Context: an optimization exercise on an open-source flow, tuned for small area and a short achievable clock period. The choices shown serve that exercise and are no tape-out recipe. In this exercise RTL edits were held to simulation tests only and were not proved equivalent to the original. Power is estimated from default activity; no workload was simulated.

===== config.mk =====
export PLATFORM = sky130hd
export DESIGN_NAME = DSP
export DESIGN_NICKNAME = DSP
export VERILOG_FILES = /design/flow/design.v
export SDC_FILE = /design/flow/constraint.sdc
export NUM_CORES = 4
export LEC_CHECK = 0
export CAP_MARGIN = 20
export CORE_MARGIN = 2
export CORE_UTILIZATION = 40
export SLEW_MARGIN = 20

===== constraint.sdc =====
create_clock -name core_clock -period 7.0 [get_ports {CLK}]
set_input_delay 1.4000 -clock core_clock [delete_from_list [all_inputs] [get_ports {CLK}]]
set_output_delay 1.4000 -clock core_clock [all_outputs]
set_load 0.01 [all_outputs]

===== design.v =====
module REG_MUX(in, CLK, RST, CE, out);
localparam SYNC = 0, ASYNC = 1;
parameter WIDTH = 18;
parameter RSTTYPE = SYNC, REG = 1;
input CLK, RST, CE;
input [WIDTH-1:0] in;
reg [WIDTH-1:0] in_reg;
output reg [WIDTH-1:0] out;
generate
    if(RSTTYPE==SYNC)begin
always @(posedge CLK) begin
    if(RST)
    in_reg<=0;
    else begin
    if(CE)
    in_reg<=in;
    end
end
always@(*)begin
    case(REG)
    1: out=in_reg;
    default:out=in;
    endcase
end
    end
    if(RSTTYPE==ASYNC)begin
always @(posedge CLK or posedge RST) begin
    if(RST)
    in_reg<=0;
    else begin
    if(CE)
    in_reg<=in;
    end
end
always@(*)begin
    case(REG)
    1:out=in_reg;
    default:out=in;
    endcase
end
    end
endgenerate
endmodule
module DSP(A, B, C, D, CARRYIN, M, P, CARRYOUT, CARRYOUTF, CLK, OPMODE, BCIN, 
CEA, CEB, CEC, CECARRYIN, CED, CEM, CEOPMODE, CEP, RSTA, RSTB, RSTC, RSTCARRYIN, RSTD, RSTM, RSTOPMODE, RSTP, BCOUT, PCIN, PCOUT); 
localparam SYNC = 0, ASYNC = 1, OPMODE5 = 0, CARRYIn = 1, CASCODE = 1, DIRECT = 0;
parameter A0REG = 0, A1REG = 1, B0REG = 0, B1REG = 1;
parameter CREG = 1, DREG = 1, MREG = 1, PREG = 1, CARRYINREG = 1, CARRYOUTREG = 1, OPMODEREG = 1;
parameter CARRYINSEL = OPMODE5;
parameter B_INPUT = DIRECT;
parameter RSTTYPE = SYNC;
parameter A_WIDTH = 18, B_WIDTH = 18, C_WIDTH = 48, D_WIDTH = 18, M_WIDTH = 36, P_WIDTH = 48, OPMODE_WIDTH = 8;
input [17:0] A, B, BCIN;
input [17:0] D;
input [47:0] C, PCIN;
input CARRYIN, CLK, CEA, CEB, CEC, CECARRYIN, CED, CEM, CEOPMODE, CEP;
input RSTA, RSTB, RSTC, RSTCARRYIN, RSTD, RSTM, RSTOPMODE, RSTP;
input [7:0] OPMODE;
output [35:0] M;
output [47:0] P, PCOUT;
output CARRYOUT, CARRYOUTF;
output [17:0] BCOUT;
wire [7:0] OPMODE_out;
wire [17:0] A_mux_out, B_mux_out, MUX0B_out;
wire [17:0] D_mux_out;
wire [47:0] C_mux_out, X_mux_out, Z_mux_out, PRE_ADDER_SUB_2;
wire [17:0] PRE_ADDER_SUB_1, MUX_OP4, MULTI_1, MULTI_2;
wire [35:0] MULTI;
wire [47:0] M_ex;
wire Carry_Cascode_in, CIN, Carry_Cascode_out;
REG_MUX #(OPMODE_WIDTH,RSTTYPE,OPMODEREG) x0 (OPMODE, CLK, RSTOPMODE, CEOPMODE, OPMODE_out);
REG_MUX #(D_WIDTH,RSTTYPE,DREG) x1 (D, CLK, RSTD, CED, D_mux_out);
REG_MUX #(A_WIDTH,RSTTYPE,A0REG) x2 (A, CLK, RSTA, CEA, A_mux_out);
REG_MUX #(C_WIDTH,RSTTYPE,CREG) x3 (C, CLK, RSTC, CEC, C_mux_out);
assign MUX0B_out = (B_INPUT == DIRECT)? B : (B_INPUT == CASCODE)? BCIN : 0;
REG_MUX #(B_WIDTH,RSTTYPE,B0REG) x5 (MUX0B_out, CLK, RSTB, CEB, B_mux_out);
assign PRE_ADDER_SUB_1 = (OPMODE_out[6])? D_mux_out-B_mux_out : D_mux_out+B_mux_out;
assign MUX_OP4 = (OPMODE_out[4])? PRE_ADDER_SUB_1 : B_mux_out;
REG_MUX #(B_WIDTH,RSTTYPE,B1REG) x6 (MUX_OP4, CLK, RSTB, CEB, MULTI_1);
REG_MUX #(A_WIDTH,RSTTYPE,A1REG) x7 (A_mux_out, CLK, RSTA, CEA, MULTI_2);
assign BCOUT = MULTI_1;
assign MULTI = MULTI_1 * MULTI_2;
REG_MUX #(M_WIDTH,RSTTYPE,MREG) x8 (MULTI, CLK, RSTM, CEM, M);
assign Carry_Cascode_in = (CARRYINSEL==OPMODE5)? OPMODE_out[5] : (CARRYINSEL==CARRYIn)? CARRYIN : 0;
REG_MUX #(1,RSTTYPE,CARRYINREG) x9 (Carry_Cascode_in, CLK, RSTCARRYIN, CECARRYIN, CIN);
assign M_ex = {{12{1'b0}},M};
assign X_mux_out = (OPMODE_out[1:0]==3)? {D[11:0],A,B} : (OPMODE_out[1:0]==2)? P : (OPMODE_out[1:0]==1)? M_ex : 0;
assign Z_mux_out = (OPMODE_out[3:2]==3)? C_mux_out : (OPMODE_out[3:2]==2)? P : (OPMODE_out[3:2]==1)? PCIN : 0;
assign {Carry_Cascode_out,PRE_ADDER_SUB_2} = (OPMODE_out[7]==0)? (X_mux_out + Z_mux_out + CIN) : (Z_mux_out-(X_mux_out+CIN));
REG_MUX #(1,RSTTYPE,CARRYOUTREG) x10 (Carry_Cascode_out, CLK, RSTCARRYIN, CECARRYIN, CARRYOUT);
REG_MUX #(P_WIDTH,RSTTYPE,PREG) x11 (PRE_ADDER_SUB_2, CLK, RSTP, CEP, P);
assign CARRYOUTF = CARRYOUT;
assign PCOUT = P;
endmodule

===== run.sh =====
#!/bin/bash
# synth_recipe.tcl (not shown) runs the flow's synth.tcl, then flattens the netlist and writes it again
# the make line also repeats each setting of config.mk as NAME=value (left out here)
make -C /OpenROAD-flow-scripts/flow DESIGN_CONFIG=/design/flow/config.mk WORK_HOME=/design/flow/orfs CLKGATE_MAP_FILE= SYNTH_SCRIPT=/design/flow/synth_recipe.tcl finish

metal_density.png
27 x 27 tiles, from dark purple (low) to yellow (high), scaled to the fullest tile. Values are wire area over tile area, all layers added.
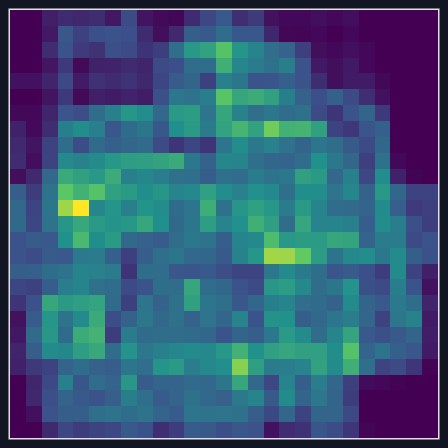
nearly empty tiles: 10%
tiles over half the peak: 15%
mean over tiles: 0.21
fullest tile: 0.68
emptiest ninth of the die: top right

layer_met2.png
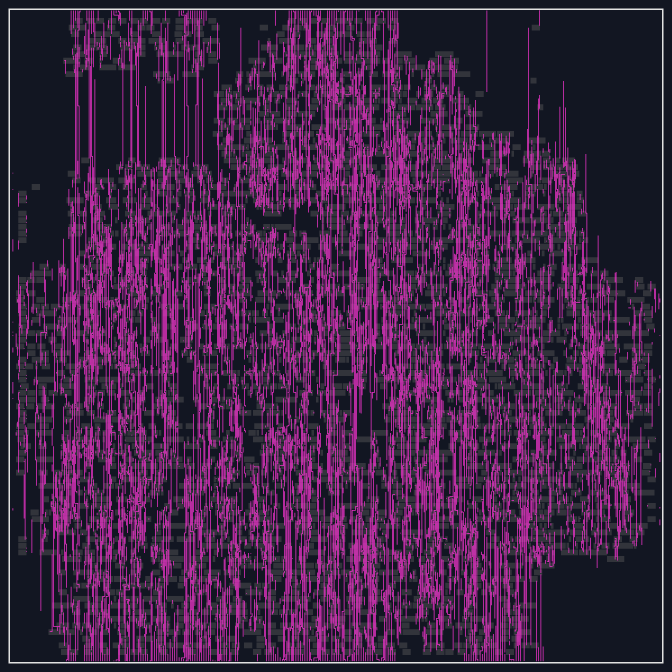
main direction: vertical
share of all routed wire: 48%

placement_by_type.png
Fill, decap, tap and diode cells in grey.
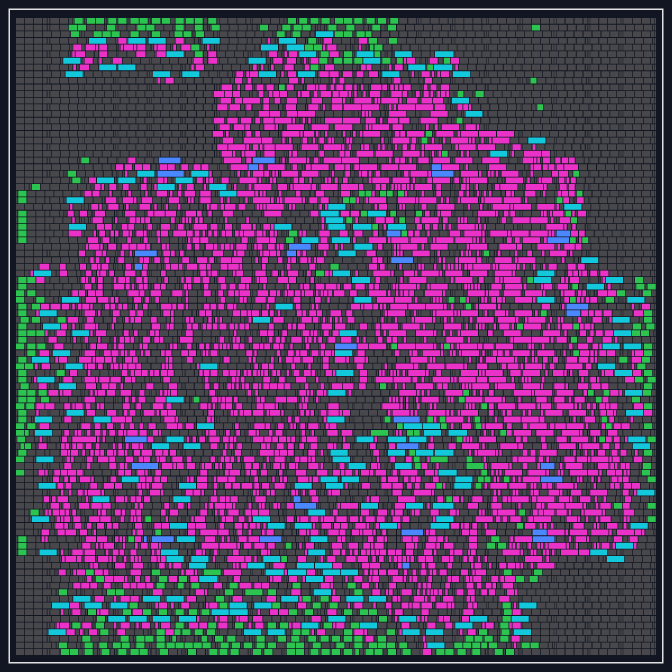
[combinational and other logic] magenta | cells: 2885 | share of their area: 72%
[clock drivers and dummy loads] blue | cells: 32 | share of their area: 2.1%
[other buffers and delay cells] green | cells: 423 | share of their area: 13%
[flops] cyan | cells: 196 | share of their area: 13%

==> impl_metrics.py <==
metrics = {
    "finish": {
        "layout.area.seq_mm2": 0.003953,
        "drive_gt1_frac": 0.07749,
        "mostFrequentLayoutCells": "441 x inv_1, 320 x clkdlybuf4s50_1, 279 x nor2_1, 274 x nand2_1, 267 x ha_1",
        "post-route-cell-area_mm2": 0.03242,
        "final_common_cell": "inv_1",
        "nFillCells": 6791,
    },
    "route": {
        "num_vias": 23897,
        "post_drt_via_cell_ratio": 5.409,
        "antenna_left": 0,
        "drc": 0,
        "top_layer": "met5",
    },
    "critical_path": {
        "cp.arrival_ns": 7.06,
        "critPathLaunch": "x6.in_reg[11]",
        "start_kind": "flip-flop",
        "r2r_setup_slack_ns": 0.34,
        "reg2reg_depth": 24,
        "cp-end-kind": "flip-flop",
        "cp-endpoint": "x8.in_reg[34]",
    },
    "sta": {
        "fin_setup_tns_ns": 0,
        "fmax_mhz": 150.1,
        "period_share": 0.9520,
        "finalHoldViolCount": 0,
        "finClkSkew_ns": 0.02403,
        "fin_crit_ns": 6.664,
        "setup_viol": 0,
        "grt_setup_unrepaired": "no",
        "tightest_slew_ns": 1.076,
    },
    "global_route": {
        "grt_pass1_wl_um": 140300,
        "first_global_vias": 23724,
    },
    "logic_synthesis": {
        "synthSimpleGateAreaFrac": 0.1538,
        "synth_nets": 4041,
        "ys.flop_type": "dfxtp_1",
        "synth_edf_count": 0,
        "synth.yosys.seq_area_share": 0.1419,
        "synthMuxAreaShare": 0.09066,
    },
    "placed_design": {
        "hpwlAfterDp_um": 74220,
        "gp_congestion": 0.9137,
    },
    "floorplan": {
        "boundaryPins": 346,
        "dieArea_mm2": 0.07126,
        "core_mm2": 0.06847,
        "num_rows": 96,
        "fp.dieW_um": 266.9,
    },
    "clocking": {
        "htree_num_levels": 4,
        "clk_latency_ns": 0.52,
        "clk_transition_reported_paths_ns": 0.08,
        "ctsLongestPathBuffers": 2,
    },
    "pwr": {
        "p_leak_nw": 15.29,
        "peakVddDrop_mv": 0.1160,
    },
    "min_path": {
        "min_path_type": "flip-flop to flip-flop",
    },
    "run_status": {
        "outcome": "no timing/DRC/antenna violations",
    },
}
routing.png
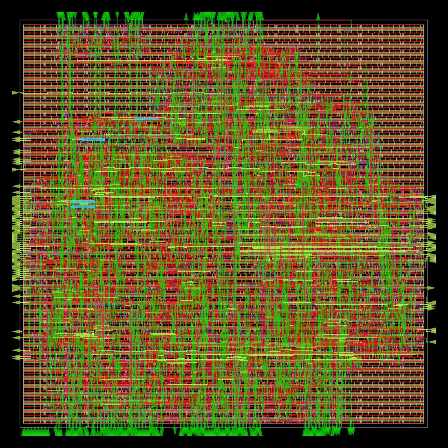
met1 wire length: 39220 µm
WL met3: 5665 µm
drt total wl: 91770 µm

wires.png
The bar under the picture is 100 µm long. Only two layers are drawn.
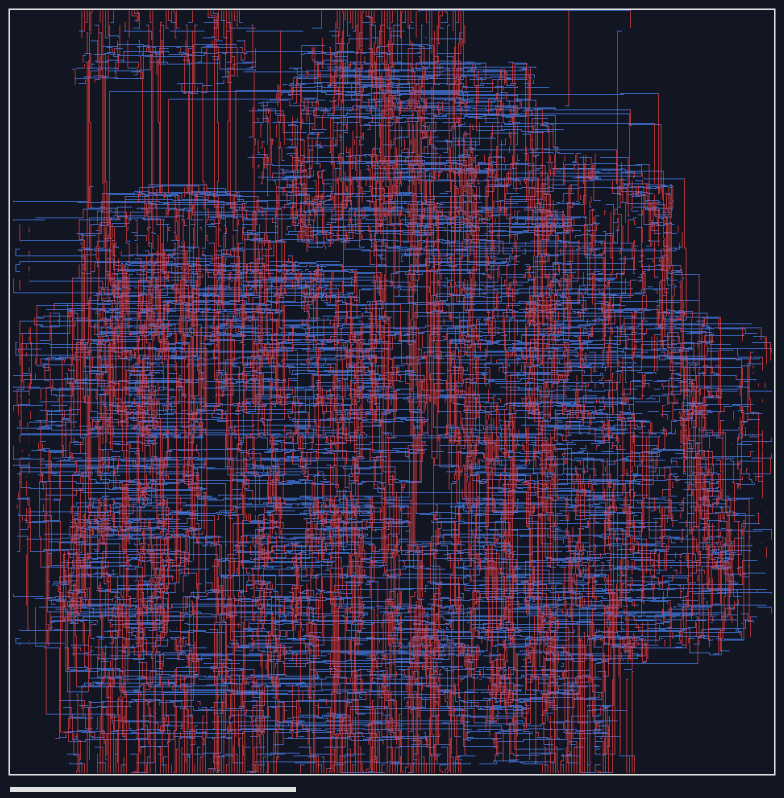
[metal 2] red | wire length: 44.1 mm
[metal 1] blue | wire length: 39.2 mm

## metal layers
layer | global-route usage | vias to the layer above
met2 | 0.4459 | 664
met3 | 0.05065 | 132
met5 | 0 | -
met4 | 0.07334 | 8
li1 | - | 11393
met1 | 0.3289 | 11700
## where the power goes
| part | switching (mW) | total, mW | internal, mW |
|---|---|---|---|
| clock network | 0.580 | 1.17 | 0.588 |
| registers | 0.177 | 1.39 | 1.22 |
| logic | 1.54 | 2.81 | 1.27 |
## final cells by class
| type | count | share of cell area |
|---|---|---|
| multi-input cells | 2443 | 0.6483 |
| flip-flops and latches | 196 | 0.1219 |
| inverters | 442 | 0.05118 |
| clock buffers | 18 | 0.01324 |
| repair buffers | 423 | 0.1242 |
| well taps | 882 | 0.03404 |
| clock inverters | 14 | 0.007140 |
## how the worst min path moves through the flow
stage	end	cells past startpoint
3_5_place_dp	x3.in_reg[43]	2
4_1_cts	x3.in_reg[15]	2
5_1_grt	x3.in_reg[6]	2
2_1_floorplan	x3.in_reg[0]	2
3_3_place_gp	x3.in_reg[31]	2
6_report	x3.in_reg[15]	2
## Yosys cell counts, types with 5 or more instances
library cell / count / area share
a211oi_1: 65 / 0.018
a21o_1: 80 / 0.022
a21oi_1: 143 / 0.026
a22o_1: 75 / 0.024
a22oi_1: 13 / 0.0035
a31oi_1: 26 / 0.0059
and2_1: 149 / 0.034
and3_1: 17 / 0.0038
buf_1: 27 / 0.0037
buf_4: 49 / 0.013
clkbuf_1: 160 / 0.022
dfxtp_1: 196 / 0.14
fa_1: 261 / 0.19
ha_1: 267 / 0.12
inv_1: 441 / 0.060
mux2_2: 83 / 0.034
mux2i_1: 156 / 0.056
nand2_1: 274 / 0.037
nand2b_1: 18 / 0.0041
nand3_1: 21 / 0.0038
nand4_1: 24 / 0.0054
nor2_1: 279 / 0.038
nor2b_1: 36 / 0.0081
nor3_1: 39 / 0.0071
nor4_1: 8 / 0.0018
o211ai_1: 14 / 0.0038
o21a_1: 25 / 0.0068
o21ai_0: 69 / 0.012
o21ai_1: 8 / 0.0014
o21bai_1: 24 / 0.0065
o22ai_1: 5 / 0.0011
o31ai_1: 14 / 0.0038
or2_2: 7 / 0.0016
or3_1: 10 / 0.0023
xnor2_1: 86 / 0.027
xor2_1: 51 / 0.016
## stage by stage
stage	util	hold slack (ns)	instances	setup WS, ns
global route	0.4735	0.5186	4418	0.02383
CTS	0.4732	0.4990	4418	0.06482
global placement	0.4635	0.4675	4386	0.04315
finish	0.4735	0.4903	4418	0.3363
detailed placement	0.4635	0.4784	4386	0.03846
floorplan	-	0.4544	3319	0.5420
## worst max-delay path, stage by stage, from the launching register on
cell and delay [ns]:
dfxtp_1 0.34, buf_12 0.16, and2_1 0.18, fa_1 0.53, inv_1 0.05, fa_1 0.41, fa_1 0.56, inv_1 0.07
fa_1 0.49, fa_1 0.49, inv_1 0.05, fa_1 0.47, inv_1 0.05, ha_1 0.28, nand4_1 0.16, or4_4 0.60
o22a_1 0.24, o2111ai_1 0.12, buf_4 0.18, nand2_1 0.11, o311a_1 0.38, nor3_2 0.25, a31oi_1 0.13, xor2_1 0.15
o21ai_1 0.07
## cells by family (layout without fill, tap and decap cells)
kind of cell	Yosys count	after routing
AND/OR/NAND/NOR	905	905
buffers and inverters	680	897
AO/OA/AOI/OAI	633	633
adder cells (fa/ha/maj)	528	528
multiplexers	240	240
flip-flops	196	196
XOR/XNOR	137	137
## repair_timing
| item | CTS | global route |
|---|---|---|
| resized for setup | 1 | 18 |
| setup endpoints to repair | 1 | 6 |
| gates cloned | 0 | 0 |
| hold buffers | 0 | 0 |

-- static timing again, ports no longer ideal --
In the flow no input, the clock included, has a driving cell. The finished layout below was timed again as built, in two steps.
Step 1 (the two cells are an assumption about what drives the block):
set clk [get_ports {CLK}]
set_driving_cell -lib_cell sky130_fd_sc_hd__clkbuf_16 $clk
set_driving_cell -lib_cell sky130_fd_sc_hd__buf_2 [delete_from_list [all_inputs] $clk]
Step 2 adds t to the input delays and takes it off the output delays; t is the mean of the earliest and latest rising clock arrival at the registers after step 1. Input paths then give back, and output paths get back, about the clock's delay inside the block.
Three values: ideal, step 1, step 2; two values: the first two.
t (ns): 0.564
setup WS [ns]: 0.336 / 0.336 / 0.336
hold slack, ns: 0.490 / 0.490 / 0.490
worst slew at a driven data input, ns: 0.06
cell pins on the clock port's net: 1
After both steps setup and hold are still met in this run. For this run, drivers alone change the setup slack by 0.000 ns; drivers and shift together by 0.000 ns.
